Context: an optimization exercise on an open-source flow, tuned for small area. The choices shown serve that exercise and are no tape-out recipe.
Only simulation tests tie the RTL to the original design; equivalence was not proved.
The series may have gaps, and a smaller design here may also do less where the tests do not look.
No activity file was given, so power comes from the tool's default toggle rates.

===== flow/run.sh =====
#!/bin/bash
# synth_recipe.tcl (not shown) runs the flow's synth.tcl, then flattens the netlist and writes it again
# the make line also repeats each setting of config.mk as NAME=value (left out here)
make -C /OpenROAD-flow-scripts/flow DESIGN_CONFIG=/design/flow/config.mk WORK_HOME=/design/flow/orfs CLKGATE_MAP_FILE= SYNTH_SCRIPT=/design/flow/synth_recipe.tcl finish

===== flow/config.mk =====
export PLATFORM = sky130hd
export DESIGN_NAME = ALU_8_BIT
export DESIGN_NICKNAME = ALU_8_BIT
export VERILOG_FILES = /design/flow/design.v
export SDC_FILE = /design/flow/constraint.sdc
export NUM_CORES = 4
export LEC_CHECK = 0
export CAP_MARGIN = 20
export CORE_MARGIN = 2
export CORE_UTILIZATION = 40
export SLEW_MARGIN = 20

===== flow/design.v =====
module ALU_8_BIT (
    input in_clk,
    input in_wdt_rst,
    input [4:0] alu_sel,
    input signed [7:0] in_1,  
    input signed [7:0] in_2,  
    input in_carry,
    output reg signed [7:0] out_alu,  
    output reg zero_flag,
    output reg sign_flag,
    output reg parity_flag,
    output reg overflow_flag,
    output reg carry_flag,
    output reg Auxiliary_Carry_flag
);
parameter in_clock_frequency = 5_000_000;  
parameter wdt_timeout_period = 10_000;      
parameter max_count_value = (in_clock_frequency / 1_000_000) * wdt_timeout_period;  
reg [31:0] count_value;
reg out_alu_rst;
reg signed [7:0] Accumulator_reg;  
always @(posedge in_clk or posedge in_wdt_rst)
begin
    if (in_wdt_rst) begin
        count_value <= 32'b0;
        out_alu_rst <= 1'b0;
    end else if (count_value >= max_count_value) begin
        out_alu_rst <= 1'b1;
        count_value <= 32'b0;
    end else begin
        count_value <= count_value + 1;
    end
end
always @(*)
begin
    Accumulator_reg = 8'b0;
    if (out_alu_rst == 1'b0) begin
        case (alu_sel)
            5'b00000: Accumulator_reg = in_1 + in_2;                 
            5'b00001: Accumulator_reg = in_1 + in_2 + in_carry;      
            5'b00010: Accumulator_reg = in_1 - in_2;                 
            5'b00011: Accumulator_reg = in_1 * in_2;                 
            5'b00100: Accumulator_reg = (in_2 == 8'sd0) ? -8'sd1 : in_1 / in_2;  
            5'b00101: Accumulator_reg = (in_2 == 8'sd0) ? in_1 : in_1 % in_2;    
            5'b00110: Accumulator_reg = in_1 & in_2;                 
            5'b00111: Accumulator_reg = in_1 | in_2;                 
            5'b01000: Accumulator_reg = in_1 ^ in_2;                 
            5'b01001: Accumulator_reg = ~(in_1 | in_2);              
            5'b01100: Accumulator_reg = in_1 << in_2;                
            5'b01101: Accumulator_reg = in_1 >> in_2;                
            5'b01110: Accumulator_reg = in_1 >>> in_2;               
            5'b01111: Accumulator_reg = (in_1 == in_2) ? 1 : 0;      
            5'b10000: Accumulator_reg = (in_1 < in_2) ? 1 : 0;       
            5'b10001: Accumulator_reg = (in_1 > in_2) ? 1 : 0;       
            5'b10010: Accumulator_reg = (in_1 <= in_2) ? 1 : 0;      
            5'b10011: Accumulator_reg = (in_1 >= in_2) ? 1 : 0;      
            5'b10100: Accumulator_reg = ~in_1;                       
            5'b10101: Accumulator_reg = in_1;                        
            5'b10110: Accumulator_reg = in_2;                        
            default: Accumulator_reg = 0;                            
        endcase
        out_alu = Accumulator_reg;
      zero_flag = (Accumulator_reg == 8'b0) ? 1'b1 : 1'b0;
      sign_flag = (Accumulator_reg[7] == 1'b1) ? 1'b1 : 1'b0;                        
      parity_flag = ~^Accumulator_reg;                                               
      overflow_flag = (alu_sel == 5'b00000 || alu_sel == 5'b00010) &&                
                      ((in_1[7] == in_2[7]) && (Accumulator_reg[7] != in_1[7]));
      carry_flag = (alu_sel == 5'b00000 || alu_sel == 5'b00010) && 
                   (Accumulator_reg > 8'b1111_1111);                                 
      Auxiliary_Carry_flag = 1'b0;
    end else begin
        zero_flag = 1'b0;
        sign_flag = 1'b0;
        parity_flag = 1'b0;
        carry_flag = 1'b0;
        Auxiliary_Carry_flag = 1'b0;
        overflow_flag = 1'b0;
        out_alu = 8'b0;
    end
end
endmodule

===== flow/constraint.sdc =====
create_clock -name core_clock -period 40.0 [get_ports {in_clk}]
set_input_delay 8.0000 -clock core_clock [delete_from_list [all_inputs] [get_ports {in_clk}]]
set_output_delay 8.0000 -clock core_clock [all_outputs]
set_load 0.01 [all_outputs]

==> impl_results.md, run 1 <==
- Gp weighted congestion: 0.953
- Setup TNS Final: 0 ns
- Fmax: 0.0293 GHz
- Hold buffer count at cts: 0
- Fin crit share: 85.2%
- Outcome: finished clean
- Ys Warns: 1
- Logic power comb: 0.253 mW
- Largest family of logic cells by synthesized area: compound AO/OA/AOI/OAI gates
- Crit Path Class: primary input to primary output
- Total GRT Usage: 25.3%
- DRT Pass-1 Iters: 6
- P_seq: 0.0344 mW
- Share of post-route cells with drive strength above 1: 5.19%
- Most frequent cells in the layout: 130 x nor2_1, 90 x ha_1, 75 x nand2_1, 70 x a21oi_1, 59 x inv_1
- Post-CTS Resized: 0
- Leak: 3.48 nW
- Post-CTS setup buffers: 0
- # port buffers: 35
- Met1 Use GR: 37.4%
- Congestion Overflow GR: 0
- CTS H-Tree Depth: 2
- Cell mode on critical path: ha_1
- CP max stage delay: 0.88 ns
- Max Cap Viol: 0
- Clock sinks: 33
- Top power group: combinational cells
- CTS tree: done
- CTS Root Cell: clkbuf_16
- HP Class: register to register
- Die Area: 20200 sq um
- Cell-internal power: 0.163 mW
- Top Ports: 38
- Crit start category: primary input
- Mux contribution to synthesized area: 3.04%
- Count of flip-flops with a built-in enable after synthesis: 0
- Core area: 18700 sq um
- Sequential cell area fraction in the yosys report: 10.8%
- Minimum clock period: 34.07 ns
- Via density: 6.12
- Switching Share: 51.0%
- # DRC: 0
- Post-synthesis compound-gate area fraction: 28.3%
- Met3 Track Usage GR: 4.78%
- Final-layout fill cell count: 1908
- Die Ht: 142 microns
- Final ANT Viol Nets: 0
- Switching pwr: 0.169 mW
- Mapped cell area: 7610 sq um
- Initial antenna violation count: 0
- Synth Area in Adders: 19.3%
- Commonest non-fill, non-tap cell in the layout: nor2_1
- Yosys reg bits: 33
- Worst setup path startpoint: in_2[0]
- # setup viols final: 0
- # diodes: 0
- Clock net power: 0.0437 mW
- Crit path capture: parity_flag
- Row cnt: 50
- Crit Path Max Fanout: 27
- CTS Buf Count: 5
- Fin Hold WS: 0.496 ns
- Clk pwr share: 13.2%
- CP arrival: 26.07 ns
- FF-to-FF setup slack: 38.33 ns
- Peak VDD IR: 0.0000400 V
- Synth Area in XOR/XNOR: 8.40%
- CP required: 32.00 ns
- Final Hold Viols: 0
- WL/cell: 19.8 microns
- Avg Cell Area, Syn: 7.41 sq um
- Multi-input gate area: 6360 sq um
## run 1: metal layers
layer | vias to the layer above | wire length [microns]
met5 | - | 0
met2 | 345 | 10800
li1 | 3762 | -
met3 | 46 | 2180
met4 | 0 | 466
met1 | 3647 | 11700
## run 1: worst max-delay path, delay by kind of cell
family | cells | cell delay, ns
buf+inv | 10 | 2.73
compound gates | 24 | 6.78
mux | 3 | 1.03
fa+ha+maj | 10 | 3.35
xor+xnor | 2 | 0.28
simple gates | 18 | 3.83
## run 1: registers in the layout, indices dropped and copies added, names as in the netlist
register / count
count_value: 32
out_alu_rst: 1
## run 1: final cells by class
type                    count  share of cell area (%)
well taps                 234                    3.52
multi-input cells         890                    76.5
clock inverters             3                   0.557
flip-flops and latches     33                    9.93
inverters                  66                    2.98
repair buffers             44                    5.03
clock buffers               5                    1.50
## run 1: Yosys cell counts, drive strengths merged (10+ instances only)
master	instances	area share, %
xnor2	51	5.9
a211oi	12	1.2
o21ai	53	3.5
or3	10	0.89
nand2b	10	0.82
nor4	17	1.4
a21oi	70	4.6
inv	61	3.0
and2	14	1.2
nand3	23	1.5
o21a	18	1.8
a31oi	14	1.2
dfrtp	33	11
clkbuf	39	1.9
xor2	22	2.5
o22ai	10	0.90
a22oi	18	1.8
fa	17	4.5
buf	16	1.3
nor3	36	2.6
o211ai	12	1.2
nor2	130	6.4
nand4	11	0.90
mux2i	13	1.7
nand2	75	3.7
a21o	13	1.3
ha	90	15
## run 1: worst min-delay path by stage
stage	from	to	slack, ns	cells past startpoint
final	count_value[0]	count_value[0]	0.50	1
after global routing	count_value[0]	count_value[0]	0.51	1
after CTS	count_value[0]	count_value[0]	0.50	1
after detailed placement	count_value[0]	count_value[0]	0.49	1
after global placement	count_value[0]	count_value[0]	0.48	1
after floorplan	count_value[0]	count_value[0]	0.45	1
## run 1: stage by stage
stage / power [mW] / worst slack (ns) / instance area (sq um) / std cells / utilization [%]
3_5_place_dp: 0.281 / 6.36 / 8140 / 1267 / 43.5
3_3_place_gp: 0.283 / 6.85 / 8140 / 1267 / 43.5
2_1_floorplan: 0.225 / 9.94 / 7680 / 1044 / -
4_1_cts: 0.327 / 6.28 / 8310 / 1275 / 44.4
6_report: 0.332 / 5.93 / 8310 / 1275 / 44.4
5_1_grt: 0.359 / 4.36 / 8310 / 1275 / 44.4
==> run_1/layer_met1.png <==
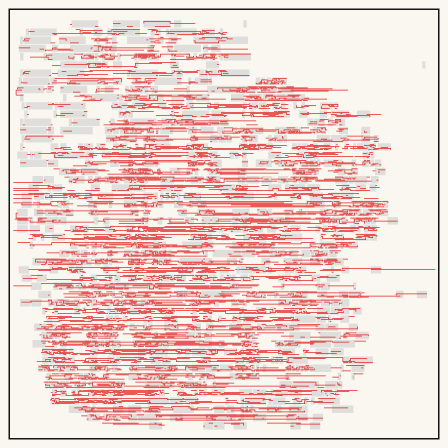
nets with wire on the layer = 1075
longest straight run = 54.7 microns
wire length on this layer = 11700 microns
share of all routed wire = 46%
main direction = horizontal
drt total wl: 25.2 mm
via count: 7800

==> run_1/layer_met2.png <==
The bar under the picture is 50 microns long.
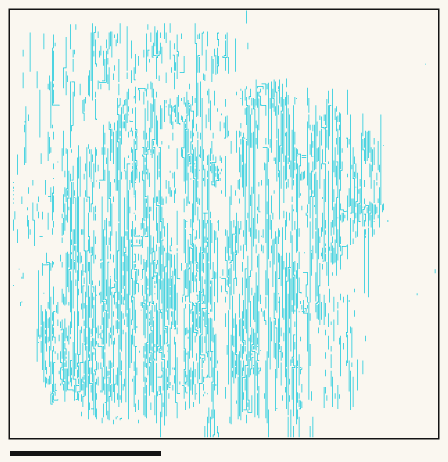
longest straight run = 75.8 microns
share of all routed wire = 43%
wire length on this layer = 10800 microns
main direction = vertical
routing usage on met2: 38.4%

==> run_1/layer_met3.png <==
The bar under the picture is 50 microns long.
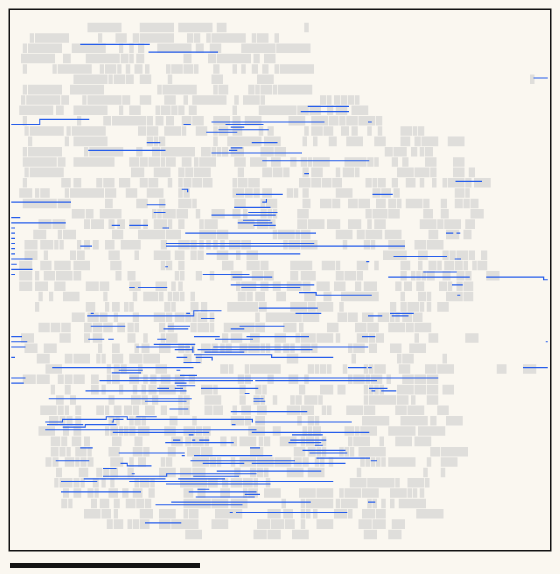
main direction = horizontal
longest straight run = 81.0 microns
share of all routed wire = 8.7%
nets with wire on the layer = 132
wire length on this layer = 2180 microns

==> run_1/layer_met4.png <==
The bar under the picture is 50 microns long.
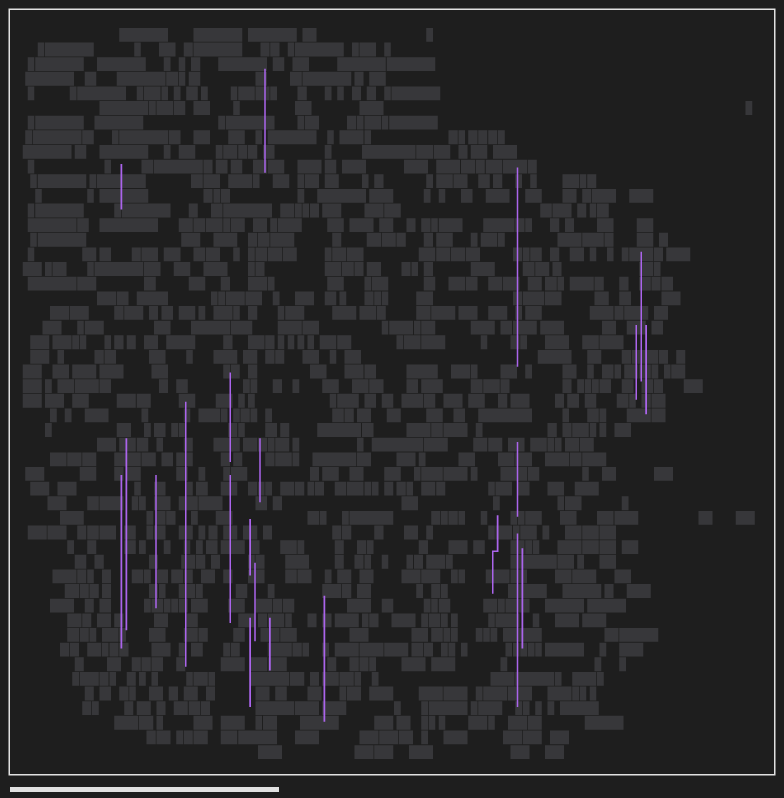
wire length on this layer = 466 microns
main direction = vertical
share of all routed wire = 1.8%
nets with wire on the layer = 20
longest straight run = 49.0 microns

==> run 2: a larger rewrite; changed files in full <==
removed: flow/run.sh
==> flow/design.v <==
module ALU_8_BIT (
    input in_clk,
    input in_wdt_rst,
    input [4:0] alu_sel,
    input signed [7:0] in_1,
    input signed [7:0] in_2,
    input in_carry,
    output reg signed [7:0] out_alu,
    output reg zero_flag,
    output reg sign_flag,
    output reg parity_flag,
    output reg overflow_flag,
    output reg carry_flag,
    output reg Auxiliary_Carry_flag
);
reg [15:0] lfsr;
wire all_lo = &lfsr[14:0];
wire out_alu_rst = lfsr[15] & all_lo;
always @(posedge in_clk or posedge in_wdt_rst)
begin
    if (in_wdt_rst)
        lfsr <= 16'h1298;
    else
        lfsr <= {lfsr[14:0], ~(lfsr[15] ^ lfsr[6]) | all_lo};
end
wire [7:0] a = in_1;
wire [7:0] b = in_2;
wire sub = (alu_sel == 5'd2) || (alu_sel[4:2] == 3'b011 && alu_sel[1:0] == 2'b11) || (alu_sel[4:2] == 3'b100);
wire cin = (alu_sel == 5'd1) ? in_carry : sub;
wire [8:0] sum = {1'b0, a} + {1'b0, b ^ {8{sub}}} + {8'b0, cin};
wire eq = (sum[7:0] == 8'd0);
wire lt = (a[7] ^ b[7]) ? a[7] : sum[7];
wire [7:0] pp [0:7];
genvar i;
generate for (i=0;i<8;i=i+1) begin : g
  assign pp[i] = (a << i) & {8{b[i]}};
end endgenerate
wire [7:0] s1 = pp[0] ^ pp[1] ^ pp[2];
wire [7:0] c1 = ((pp[0] & pp[1]) | (pp[0] & pp[2]) | (pp[1] & pp[2])) << 1;
wire [7:0] s2 = pp[3] ^ pp[4] ^ pp[5];
wire [7:0] c2 = ((pp[3] & pp[4]) | (pp[3] & pp[5]) | (pp[4] & pp[5])) << 1;
wire [7:0] s3 = s1 ^ c1 ^ s2;
wire [7:0] c3 = ((s1 & c1) | (s1 & s2) | (c1 & s2)) << 1;
wire [7:0] s4 = c2 ^ pp[6] ^ pp[7];
wire [7:0] c4 = ((c2 & pp[6]) | (c2 & pp[7]) | (pp[6] & pp[7])) << 1;
wire [7:0] s5 = s3 ^ c3 ^ s4;
wire [7:0] c5 = ((s3 & c3) | (s3 & s4) | (c3 & s4)) << 1;
wire [7:0] s6 = s5 ^ c5 ^ c4;
wire [7:0] c6 = ((s5 & c5) | (s5 & c4) | (c5 & c4)) << 1;
wire [7:0] mul = s6 + c6;
wire [7:0] orl;
assign orl[0] = 1'b0;
genvar k;
generate for (k=1;k<8;k=k+1) begin : o
  assign orl[k] = orl[k-1] | a[k-1];
end endgenerate
wire [7:0] A = a ^ ({8{a[7]}} & orl);
wire [7:0] bp = b ^ {8{~b[7]}};
wire dcin = ~b[7];
wire [8:0] hi;  
assign hi[8] = 1'b1;
generate for (k=7;k>=1;k=k-1) begin : h
  assign hi[k] = hi[k+1] & bp[k];
end endgenerate
wire [7:0] q;
genvar gi, j;
generate
    for (gi = 7; gi >= 0; gi = gi - 1) begin : row
        localparam integer W = 8 - gi;
        wire [W-1:0] T;
        wire [W-1:0] R;
        wire [W:0] c;
        wire [W-1:0] S;
        assign c[0] = dcin;
        for (j = 0; j < W; j = j + 1) begin : fa
            assign S[j] = T[j] ^ bp[j] ^ c[j];
            assign c[j+1] = (T[j] & bp[j]) | (T[j] & c[j]) | (bp[j] & c[j]);
        end
        assign q[gi] = hi[W] & c[W];
        assign R = q[gi] ? S : T;
        if (W == 1) begin : t1
            assign T = A[gi];
        end else begin : tn
            assign T = {row[gi+1].R, A[gi]};
        end
    end
endgenerate
wire [7:0] rem = row[0].R;
wire bnz = |b;
wire neg_s = alu_sel[0] ? a[7] : ((a[7] ^ b[7]) & bnz);
wire [7:0] X = alu_sel[0] ? rem : q;
wire [7:0] orx;
assign orx[0] = 1'b0;
generate for (k=1;k<8;k=k+1) begin : ox
  assign orx[k] = orx[k-1] | X[k-1];
end endgenerate
wire [7:0] dv = X ^ ({8{neg_s}} & orx);
wire big = |b[7:3];
wire [7:0] shl = big ? 8'd0 : (a << b[2:0]);
wire [7:0] shr = big ? 8'd0 : (a >> b[2:0]);
wire signed [7:0] sa = a;
wire signed [7:0] sars = sa >>> b[2:0];
wire [7:0] sar = big ? {8{a[7]}} : sars;
reg [7:0] r;
always @(*) begin
    case (alu_sel)
        5'd0, 5'd1, 5'd2: r = sum[7:0];
        5'd3: r = mul;
        5'd4, 5'd5: r = dv;
        5'd6: r = a & b;
        5'd7: r = a | b;
        5'd8: r = a ^ b;
        5'd9: r = ~(a | b);
        5'd12: r = shl;
        5'd13: r = shr;
        5'd14: r = sar;
        5'd15: r = {7'd0, eq};
        5'd16: r = {7'd0, lt};
        5'd17: r = {7'd0, ~(lt | eq)};
        5'd18: r = {7'd0, lt | eq};
        5'd19: r = {7'd0, ~lt};
        5'd20: r = ~a;
        5'd21: r = a;
        5'd22: r = b;
        default: r = 8'd0;
    endcase
end
always @(*) begin
    out_alu = out_alu_rst ? 8'd0 : r;
    zero_flag = ~out_alu_rst & (r == 8'd0);
    sign_flag = out_alu[7];
    parity_flag = ~out_alu_rst & ~^r;
    overflow_flag = ~out_alu_rst & (alu_sel == 5'd0 || alu_sel == 5'd2) & (a[7] == b[7]) & (r[7] != a[7]);
    carry_flag = 1'b0;
    Auxiliary_Carry_flag = 1'b0;
end
endmodule
==> flow/flow/run.sh <==
#!/bin/bash
# Own flow: ORFS synthesis with an area-oriented ABC script (and no adder cells), then the standard flow's
# standard layout with plain buf_1 cells as the port buffers.
set -euo pipefail
W=$PWD
cat flow/abc_override.tcl synth_recipe.tcl > my_synth.tcl
export MY_ABC_SCRIPT=$W/flow/area.abc
bash standard.sh SYNTH_SCRIPT=$W/my_synth.tcl ADDER_MAP_FILE= synth > synth.log 2>&1
bash standard.sh "BUFFER_PORTS_ARGS=-buffer_cell sky130_fd_sc_hd__buf_1" finish > layout.log 2>&1
==> flow/flow/abc_override.tcl <==
# Run Yosys's abc pass with this flow's area-oriented ABC script in place of ORFS's.
proc abc {args} {
  set i [lsearch -exact $args -script]
  if { $i >= 0 && [info exists ::env(MY_ABC_SCRIPT)] } {
    set args [lreplace $args [expr {$i+1}] [expr {$i+1}] $::env(MY_ABC_SCRIPT)]
  }
  yosys abc {*}$args
}
==> flow/flow/area.abc <==
strash
&get -n
&deepsyn -T 30
&put
dch
amap
topo
==> flow/standard.sh <==
#!/bin/bash
# synth_recipe.tcl (not shown) runs the flow's synth.tcl, then flattens the netlist and writes it again
# the make line also repeats each setting of config.mk as NAME=value (left out here)
make -C /OpenROAD-flow-scripts/flow DESIGN_CONFIG=/design/flow/config.mk WORK_HOME=/design/flow/orfs CLKGATE_MAP_FILE= SYNTH_SCRIPT=/design/flow/synth_recipe.tcl "${@:-finish}"
==> flow/config.mk <==
export PLATFORM = sky130hd
export DESIGN_NAME = ALU_8_BIT
export DESIGN_NICKNAME = ALU_8_BIT
export VERILOG_FILES = /design/flow/design.v
export SDC_FILE = /design/flow/constraint.sdc
export NUM_CORES = 4
export LEC_CHECK = 0
export ABC_AREA = 1
export CAP_MARGIN = 20
export CORE_MARGIN = 2
export CORE_UTILIZATION = 40
export CTS_BUF_LIST = sky130_fd_sc_hd__clkbuf_4
export SLEW_MARGIN = 20
==> impl_results.md, run 2 <==
- Row cnt: 35
- Synth Area in Adders: 0%
- Clock sinks: 16
- # port buffers: 35
- Core area: 9330 sq um
- Biggest regs: lfsr: 16 flops
- # setup viols final: 0
- Share of flip-flops with an asynchronous set or reset: 100%
- Util after Layout: 45.1%
- CTS Root Cell: clkbuf_4
- Top Ports: 38
- DRT Pass-1 Iters: 6
- Avg Cell Area, Syn: 5.33 sq um
- Post-CTS Resized: 0
- Yosys top cell by area: nor2_1
- Peak VDD IR: 0.0000108 V
- Die Area: 10500 sq um
- Placed Instances: 893
- Mapped cell area: 3870 sq um
- Fin crit share: 81.4%
- Share of post-route cells with drive strength above 1: 1.82%
- Top reg by flops: lfsr
- Hold buffer count at cts: 0
- Fin Hold WS: 0.370 ns
- Post-CTS setup buffers: 0
- HP Class: register to register
- Finished Layout Cells: 897
- Top-count cell post-synth: nor2_1
- Minimum clock period: 32.55 ns
- Most frequent cells in the layout: 214 x nor2_1, 82 x a21oi_1, 76 x clkinv_1, 73 x o21ai_0, 72 x nand2_1
- CP max stage delay: 0.89 ns
- Synth area leaders: nor2_1 21%, a21oi_1 11%, o21ai_0 9.4%
- Clk pwr share: 9.3%
- Max reg flops: 16
- Final-layout fill cell count: 1074
- Max Cap Viol: 0
- Leak: 1.47 nW
- Die Ht: 102 microns
- Initial antenna violation count: 0
- Sequential cell area fraction in the yosys report: 10.5%
- Max clock buf depth: 2
- Critical path's slowest cell: a2111oi_0
- Outcome: finished clean
- Switching Share: 55.9%
- Final ANT Viol Nets: 0
- Area share of the largest cell type after synthesis: 20.8%
- WP buf/inv: 11
- Commonest non-fill, non-tap cell in the layout: nor2_1
- Synth top cells by count: 214 x nor2_1, 82 x a21oi_1, 76 x clkinv_1
- Crit Path Max Fanout: 18
- Starting DRT DRC Count: 561
- Cell mode on critical path: nor2_1
- Crit start category: primary input
- Post-synthesis compound-gate area fraction: 41.3%
- Total GRT Usage: 31.2%
- Slew headroom: 23.9%
- Setup TNS Final: 0 ns
- # diodes: 0
- Largest family of logic cells by synthesized area: compound AO/OA/AOI/OAI gates
- Congestion Overflow GR: 0
- Gp weighted congestion: 1.02
- Initial Util: 41.4%
- Count of flip-flops with a built-in enable after synthesis: 0
- Gr busiest metal: met2
- Ys Warns: 1
- # DRC: 0
- Crit Path Class: primary input to primary output
- Synth Area in XOR/XNOR: 0.906%
- Multi-input gate area: 3160 sq um
- WL/cell: 18.1 microns
- Worst setup EP type: primary output
- Cell family with most CP delay: compound AO/OA/AOI/OAI gates
- Fmax: 0.0307 GHz
- Sequential cell area: 407 sq um
- Mux contribution to synthesized area: 0%
- CP arrival: 24.55 ns
- Met3 Track Usage GR: 3.97%
- Syn Inst Count: 726
- Via density: 6.18
- Hpwl dp: 13.0 mm
- Routing usage on met2: 51.0%
- Largest net degree at the start of global routing: 22
- Layout overhead on the synthesized area: 8.84%
- FF-to-FF setup slack: 38.87 ns
- CP required: 32.00 ns
- Final Hold Viols: 0
- CTS H-Tree Depth: 1
- Yosys reg bits: 16
- Final nets: 793
- Die Wd: 102 microns
- CTS tree: done
-- run 2: cell types whose count changed after synthesis, sizes merged, moves of 39 or more --
cell	before	now
ha	90	0
nor2	130	214
clkinv	5	76
inv	61	0
xnor2	51	0
clkbuf	39	0
-- run 2: final timing paths --
check	startpoint	end	cells past startpoint
setup / recovery	in_2[1]	parity_flag	87
hold / removal	lfsr[3]	lfsr[4]	0
setup reg to reg	lfsr[9]	lfsr[0]	3
hold reg to reg	lfsr[3]	lfsr[4]	0
max in group asynchronous	in_wdt_rst	lfsr[3]	2
min in group asynchronous	in_wdt_rst	lfsr[8]	2
-- run 2: final cells by class --
class	count	area share [%]
clock buffers	4	0.714
well taps	129	3.84
inverters	76	6.78
repair buffers	40	4.01
multi-input cells	632	75.0
flip-flops and latches	16	9.66
-- run 2: power groups by stage --
stage / clock [mW] / combinational [mW] / sequential, mW
2_1_floorplan: 0 / 0.0503 / 0.0165
3_5_place_dp: 0 / 0.0699 / 0.0165
5_1_grt: 0.0103 / 0.0801 / 0.0162
4_1_cts: 0.00933 / 0.0703 / 0.0162
3_3_place_gp: 0 / 0.0687 / 0.0165
6_report: 0.00899 / 0.0718 / 0.0162
-- run 2: logic make-up (layout without fill, tap and decap cells) --
kind of cell | after synthesis | after routing
and+or+nand+nor | 362 | 362
AOI/OAI and AO/OA | 264 | 264
buffers and inverters | 79 | 120
DFF | 16 | 16
xor gates and xnor gates | 4 | 4
other | 1 | 2
-- run 2: per-layer routing --
| metal | wire [microns] | share of wire (%) |
|---|---|---|
| met1 | 6950 | 43 |
| met2 | 7260 | 45 |
| met3 | 1490 | 9.2 |
| met4 | 503 | 3.1 |
| met5 | 0 | 0 |
-- run 2: worst reg2reg max path, cell delays in order, from the launching register on --
cell and delay (ns):
dfstp_2 0.54, nand4_1 0.07, nand4b_1 0.21, o31ai_1 0.22
-- run 2: metrics by stage --
stage	instance area [sq um]	setup WS (ns)
floorplan	3870	11.42
global placement	4180	8.54
detailed placement	4180	7.96
CTS	4210	7.84
global route	4210	5.43
finish	4210	7.45
==> run_2/layer_met4.png <==
The bar under the picture is 20 microns long.
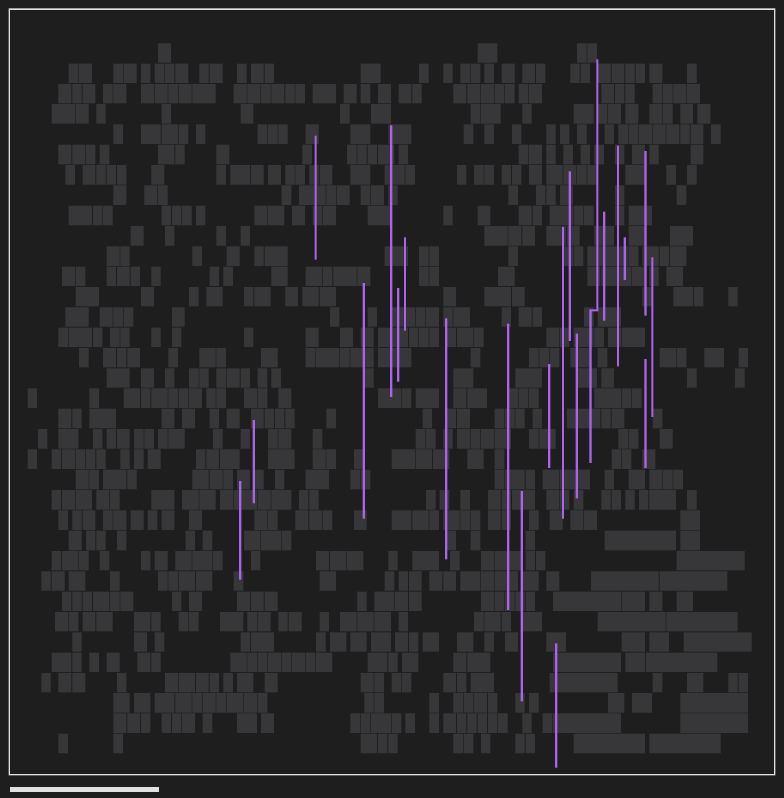
share of all routed wire = 3.1%
wire length on this layer = 503 microns
longest straight run = 38.8 microns
main direction = vertical
nets with wire on the layer = 21

==> run_2/ir_drop.png <==
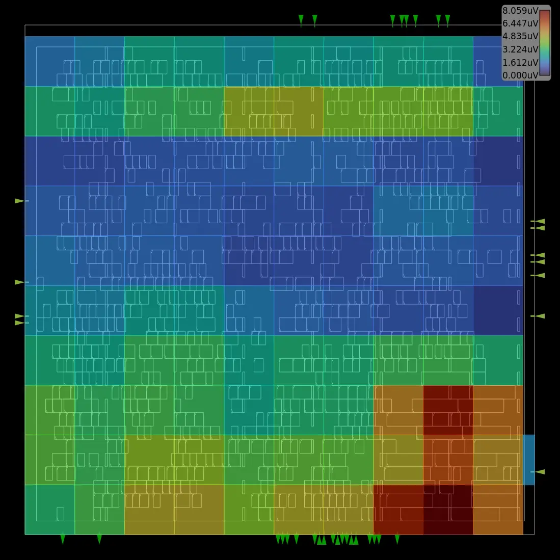
total power: 0.0970 mW
cell-internal power: 0.0428 mW
switching pwr: 0.0543 mW
PwrDens: 23.1 nW/um^2

==> run_2/layer_met1.png <==
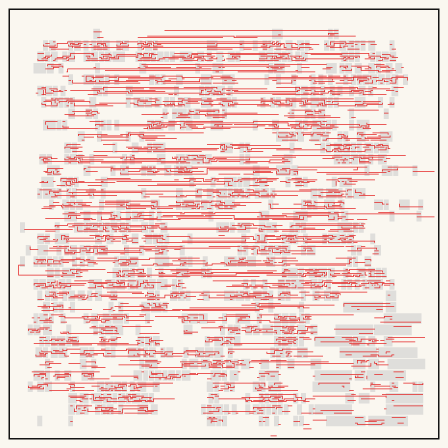
longest straight run = 41.4 microns
share of all routed wire = 43%
wire length on this layer = 6950 microns
via count: 5547
drt total wl: 16.2 mm
met1 Use GR: 43.3%

==> run_2/clocks.png <==
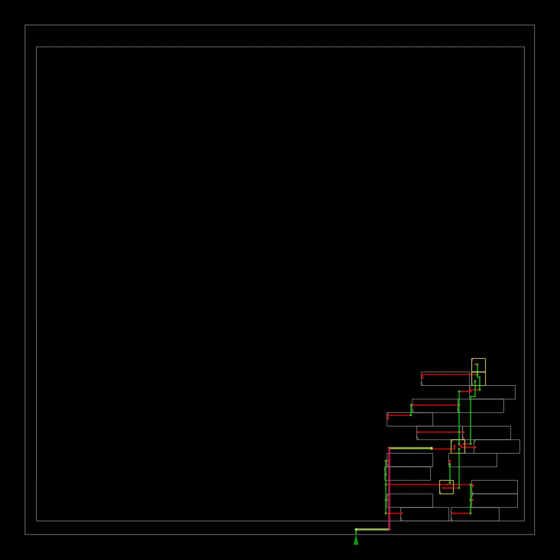
Layout Skew: 0.0112 ns
CTS Buf Count: 3
FF+latch count: 16
Clock Latency Late Sink: 0.28 ns

==> inputs of run 3 (changes only) <==
==> flow/run.sh (new file) <==
#!/bin/bash
# synth_recipe.tcl (not shown) runs the flow's synth.tcl, then flattens the netlist and writes it again
# the make line also repeats each setting of config.mk as NAME=value (left out here)
make -C /OpenROAD-flow-scripts/flow DESIGN_CONFIG=/design/flow/config.mk WORK_HOME=/design/flow/orfs CLKGATE_MAP_FILE= SYNTH_SCRIPT=/design/flow/synth_recipe.tcl finish
removed: flow/flow/run.sh
removed: flow/flow/abc_override.tcl
removed: flow/flow/area.abc
removed: flow/standard.sh
==> impl_results.md, run 3 <==
- Slew headroom: 28.4%
- Area share of the largest cell type after synthesis: 16.0%
- Syn Inst Count: 757
- Pins Over Slew Limit: 0
- Final nets: 884
- # DRC: 0
- PnR worst setup slack: 4.69 ns
- Via density: 5.41
- Share of post-route cells with drive strength above 1: 8.10%
- Synth top cells by count: 168 x nand2_1, 118 x inv_1, 67 x nor2_1
- Combinational Power Share: 84.2%
- Count of flip-flops with a built-in enable after synthesis: 0
- Crit Path Max Fanout: 10
- CP max stage delay: 0.82 ns
- Gp weighted congestion: 1.09
- Synth area leaders: fa_1 16%, nand2_1 12%, ha_1 9.7%
- Crit start category: primary input
- Congestion Overflow GR: 0
- Vias in the first global route: 4974
- Die Wd: 117 microns
- CP required: 32.00 ns
- Initial Util: 40.9%
- Clock sinks: 16
- Max clock buf depth: 2
- Avg Cell Area, Syn: 6.78 sq um
- Util after Layout: 44.9%
- Max reg flops: 16
- Core area: 12600 sq um
- Commonest non-fill, non-tap cell in the layout: nand2_1
- Top reg by flops: lfsr
- Clk pwr share: 5.4%
- Die Ht: 117 microns
- Layout overhead on the synthesized area: 9.96%
- Initial antenna violation count: 0
- Post-CTS setup buffers: 0
- WL/cell: 16.9 microns
- Die Area: 13800 sq um
- Hold buffer count at cts: 0
- Slew @ Worst Pin: 1.07 ns
- Clock Latency Late Sink: 0.29 ns
- # port buffers: 35
- Peak VDD IR: 0.0000208 V
- Yosys reg bits: 16
- Top-count cell post-synth: nand2_1
- Share of flip-flops with an asynchronous set or reset: 100%
- Crit Path Class: primary input to primary output
- CTS Root Cell: clkbuf_4
- CP arrival: 27.31 ns
- Mapped cell area: 5140 sq um
- Sequential cell area fraction in the yosys report: 7.92%
- Synth Flop Type: dfrtp_1
- DRT Pass-1 Iters: 5
- Final ANT Viol Nets: 0
- Outcome: finished clean
- # setup viols final: 0
- CTS H-Tree Depth: 1
- Minimum clock period: 35.31 ns
- HP Class: register to register
- Critical path's slowest cell: clkdlybuf4s50_1
- Starting DRT DRC Count: 397
- Post-CTS Resized: 0
- Worst setup EP type: primary output
- Hpwl dp: 13.2 mm
- Largest net degree at the start of global routing: 31
- Fmax: 0.0283 GHz
- Row cnt: 41
- Cell mode on critical path: fa_1
- Layout Skew: 0.00514 ns
- Max Cap Viol: 0
- Yosys top cell by area: fa_1
- Biggest regs: lfsr: 16 flops
- Gr busiest metal: met2
- Switching Share: 54.2%
- Leak: 2.76 nW
- CTS Buf Count: 3
- Fin crit share: 88.3%
- Most frequent cells in the layout: 168 x nand2_1, 118 x inv_1, 67 x nor2_1, 41 x fa_1, 40 x ha_1
- RSZ-0062 raised after global routing: false
- Sequential share of power: 10.4%
- Routing usage on met2: 40.7%
- Pre-CTS setup slack: 4.76 ns
- Ys Warns: 1
- Met3 Track Usage GR: 1.36%
- CTS tree: done
- # diodes: 0
- First-pass GRT wire length: 26.5 mm
- Setup TNS Final: 0 ns
- Clock transition at path regs: 0.09 ns
- Netlist cell types: 58
- Final Hold Viols: 0
- Total GRT Usage: 23.5%
- Top Ports: 38
[run 3: stage by stage]
stage / hold slack [ns] / std cells / area, sq um
final: 0.382 / 950 / 5650
after global routing: 0.384 / 950 / 5650
after CTS: 0.378 / 950 / 5650
after detailed placement: 0.361 / 946 / 5620
after global placement: 0.358 / 946 / 5620
after floorplan: 0.353 / 758 / 5140
[run 3: final timing paths]
| kind | start | endpoint | slack [ns] | cells after the start |
|---|---|---|---|---|
| worst max-delay path | in_2[7] | parity_flag | 4.69 | 74 |
| worst min-delay path | lfsr[1] | lfsr[2] | 0.38 | 0 |
| worst max register to register | lfsr[7] | lfsr[0] | 38.81 | 3 |
| worst min register to register | lfsr[1] | lfsr[2] | 0.38 | 0 |
| max in group asynchronous | in_wdt_rst | lfsr[4] | 31.58 | 2 |
| min in group asynchronous | in_wdt_rst | lfsr[14] | 8.05 | 2 |
[run 3: final cells by class]
class                   count  area, sq um
clock buffers               3         22.5
well taps                 172          215
clock inverters             1         3.75
repair buffers             43          410
flip-flops and latches     16          407
multi-input cells         587         4100
fillers                  1299         6920
inverters                 128          490
[run 3: power groups by stage]
stage / registers [mW] / clock network, mW / logic (mW)
after detailed placement: 0.0165 / 0 / 0.131
after floorplan: 0.0165 / 0 / 0.0960
after global placement: 0.0165 / 0 / 0.130
final: 0.0162 / 0.00841 / 0.131
after global routing: 0.0162 / 0.00972 / 0.149
after CTS: 0.0162 / 0.00891 / 0.132
[run 3: layer usage]
metal | vias to the layer above | wire, microns
met4 | 0 | 194
met3 | 17 | 947
met1 | 2434 | 7220
met5 | - | 0
met2 | 202 | 7740
li1 | 2490 | -
[run 3: kinds of logic (layout without fill, tap and decap cells)]
family,Yosys count,in the layout,share of synthesized area (%)
AND/OR/NAND/NOR,346,346,31.5
buffers and inverters,155,175,12.4
AO/OA/AOI/OAI,105,105,13.2
adder cells (fa/ha/maj),81,81,25.7
XOR/XNOR,52,52,9.01
flip-flops,16,16,7.92
other,1,2,0.0730
multiplexers,1,1,0.195
[run 3: worst max-delay path: cells and delay by family]
family,cells,cell delay (ns)
xor+xnor,9,2.09
simple gates,24,3.05
buf+inv,11,2.21
compound gates,2,0.20
fa+ha+maj,28,11.75
==> run_3/layer_met4.png <==
The bar under the picture is 20 microns long.
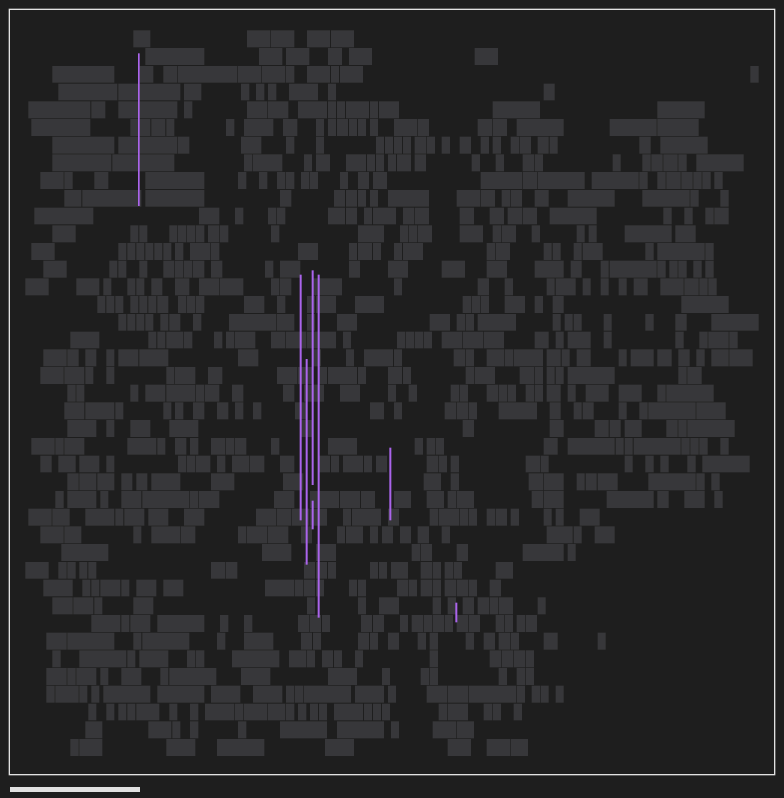
wire length on this layer = 195 microns
share of all routed wire = 1.2%
longest straight run = 52.4 microns
main direction = vertical
drt total wl: 16.1 mm
via count: 5143

==> run_3/layer_met2.png <==
The bar under the picture is 20 microns long.
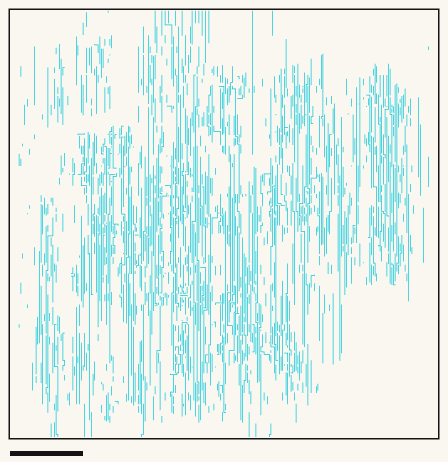
nets with wire on the layer = 722
main direction = vertical

==> run_3/layer_met1.png <==
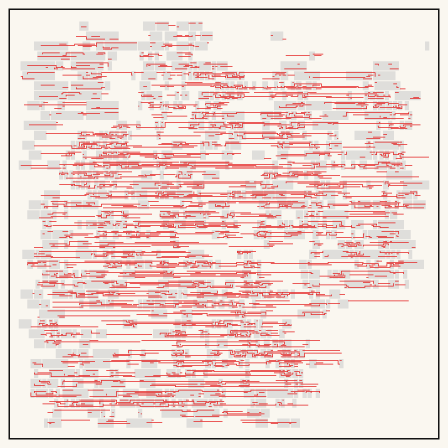
longest straight run = 38.6 microns
main direction = horizontal
wire length on this layer = 7220 microns
share of all routed wire = 45%
met1 Use GR: 33.0%

==> run_3/ir_drop.png <==
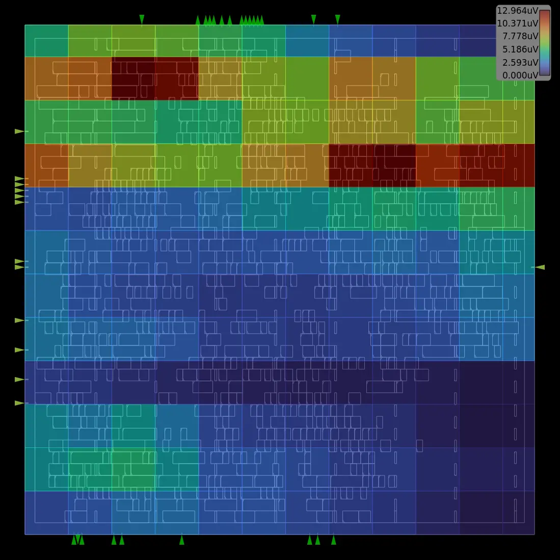
switching pwr: 0.0846 mW
total power: 0.156 mW
cell-internal power: 0.0714 mW
PwrDens: 27.6 nW/um^2

-- re-timing with driven ports --
How much do the figures lean on ideal ports? The routed layouts below were timed once more, with nothing changed but the port constraints. Step 1, drivers: a clkbuf_16 drives in_clk and a buf_2 each remaining input, both assumed. Step 2 also shifts input and output timing later by t, the mid clock arrival at the registers, as if the neighbouring blocks saw the same clock. Three values: ideal ports, drivers, drivers and shift; two values: the first two.
| run | t (ns) | setup slack, ns | worst hold slack (ns) | worst register clock-pin slew, ns |
|---|---|---|---|---|
| run 1 | 0.305 | 5.928 / 5.903 / 5.903 | 0.496 / 0.496 / 0.496 | 0.05 / 0.05 |
| run 2 | 0.291 | 7.454 / 7.431 / 7.431 | 0.370 / 0.370 / 0.370 | 0.09 / 0.09 |
| run 3 | 0.298 | 4.693 / 4.652 / 4.652 | 0.382 / 0.382 / 0.382 | 0.09 / 0.09 |
After both steps every run listed still meets setup and hold. The setup slack of run 3, which loses most, moves by -0.041 ns with the drivers and by -0.041 ns with both steps.
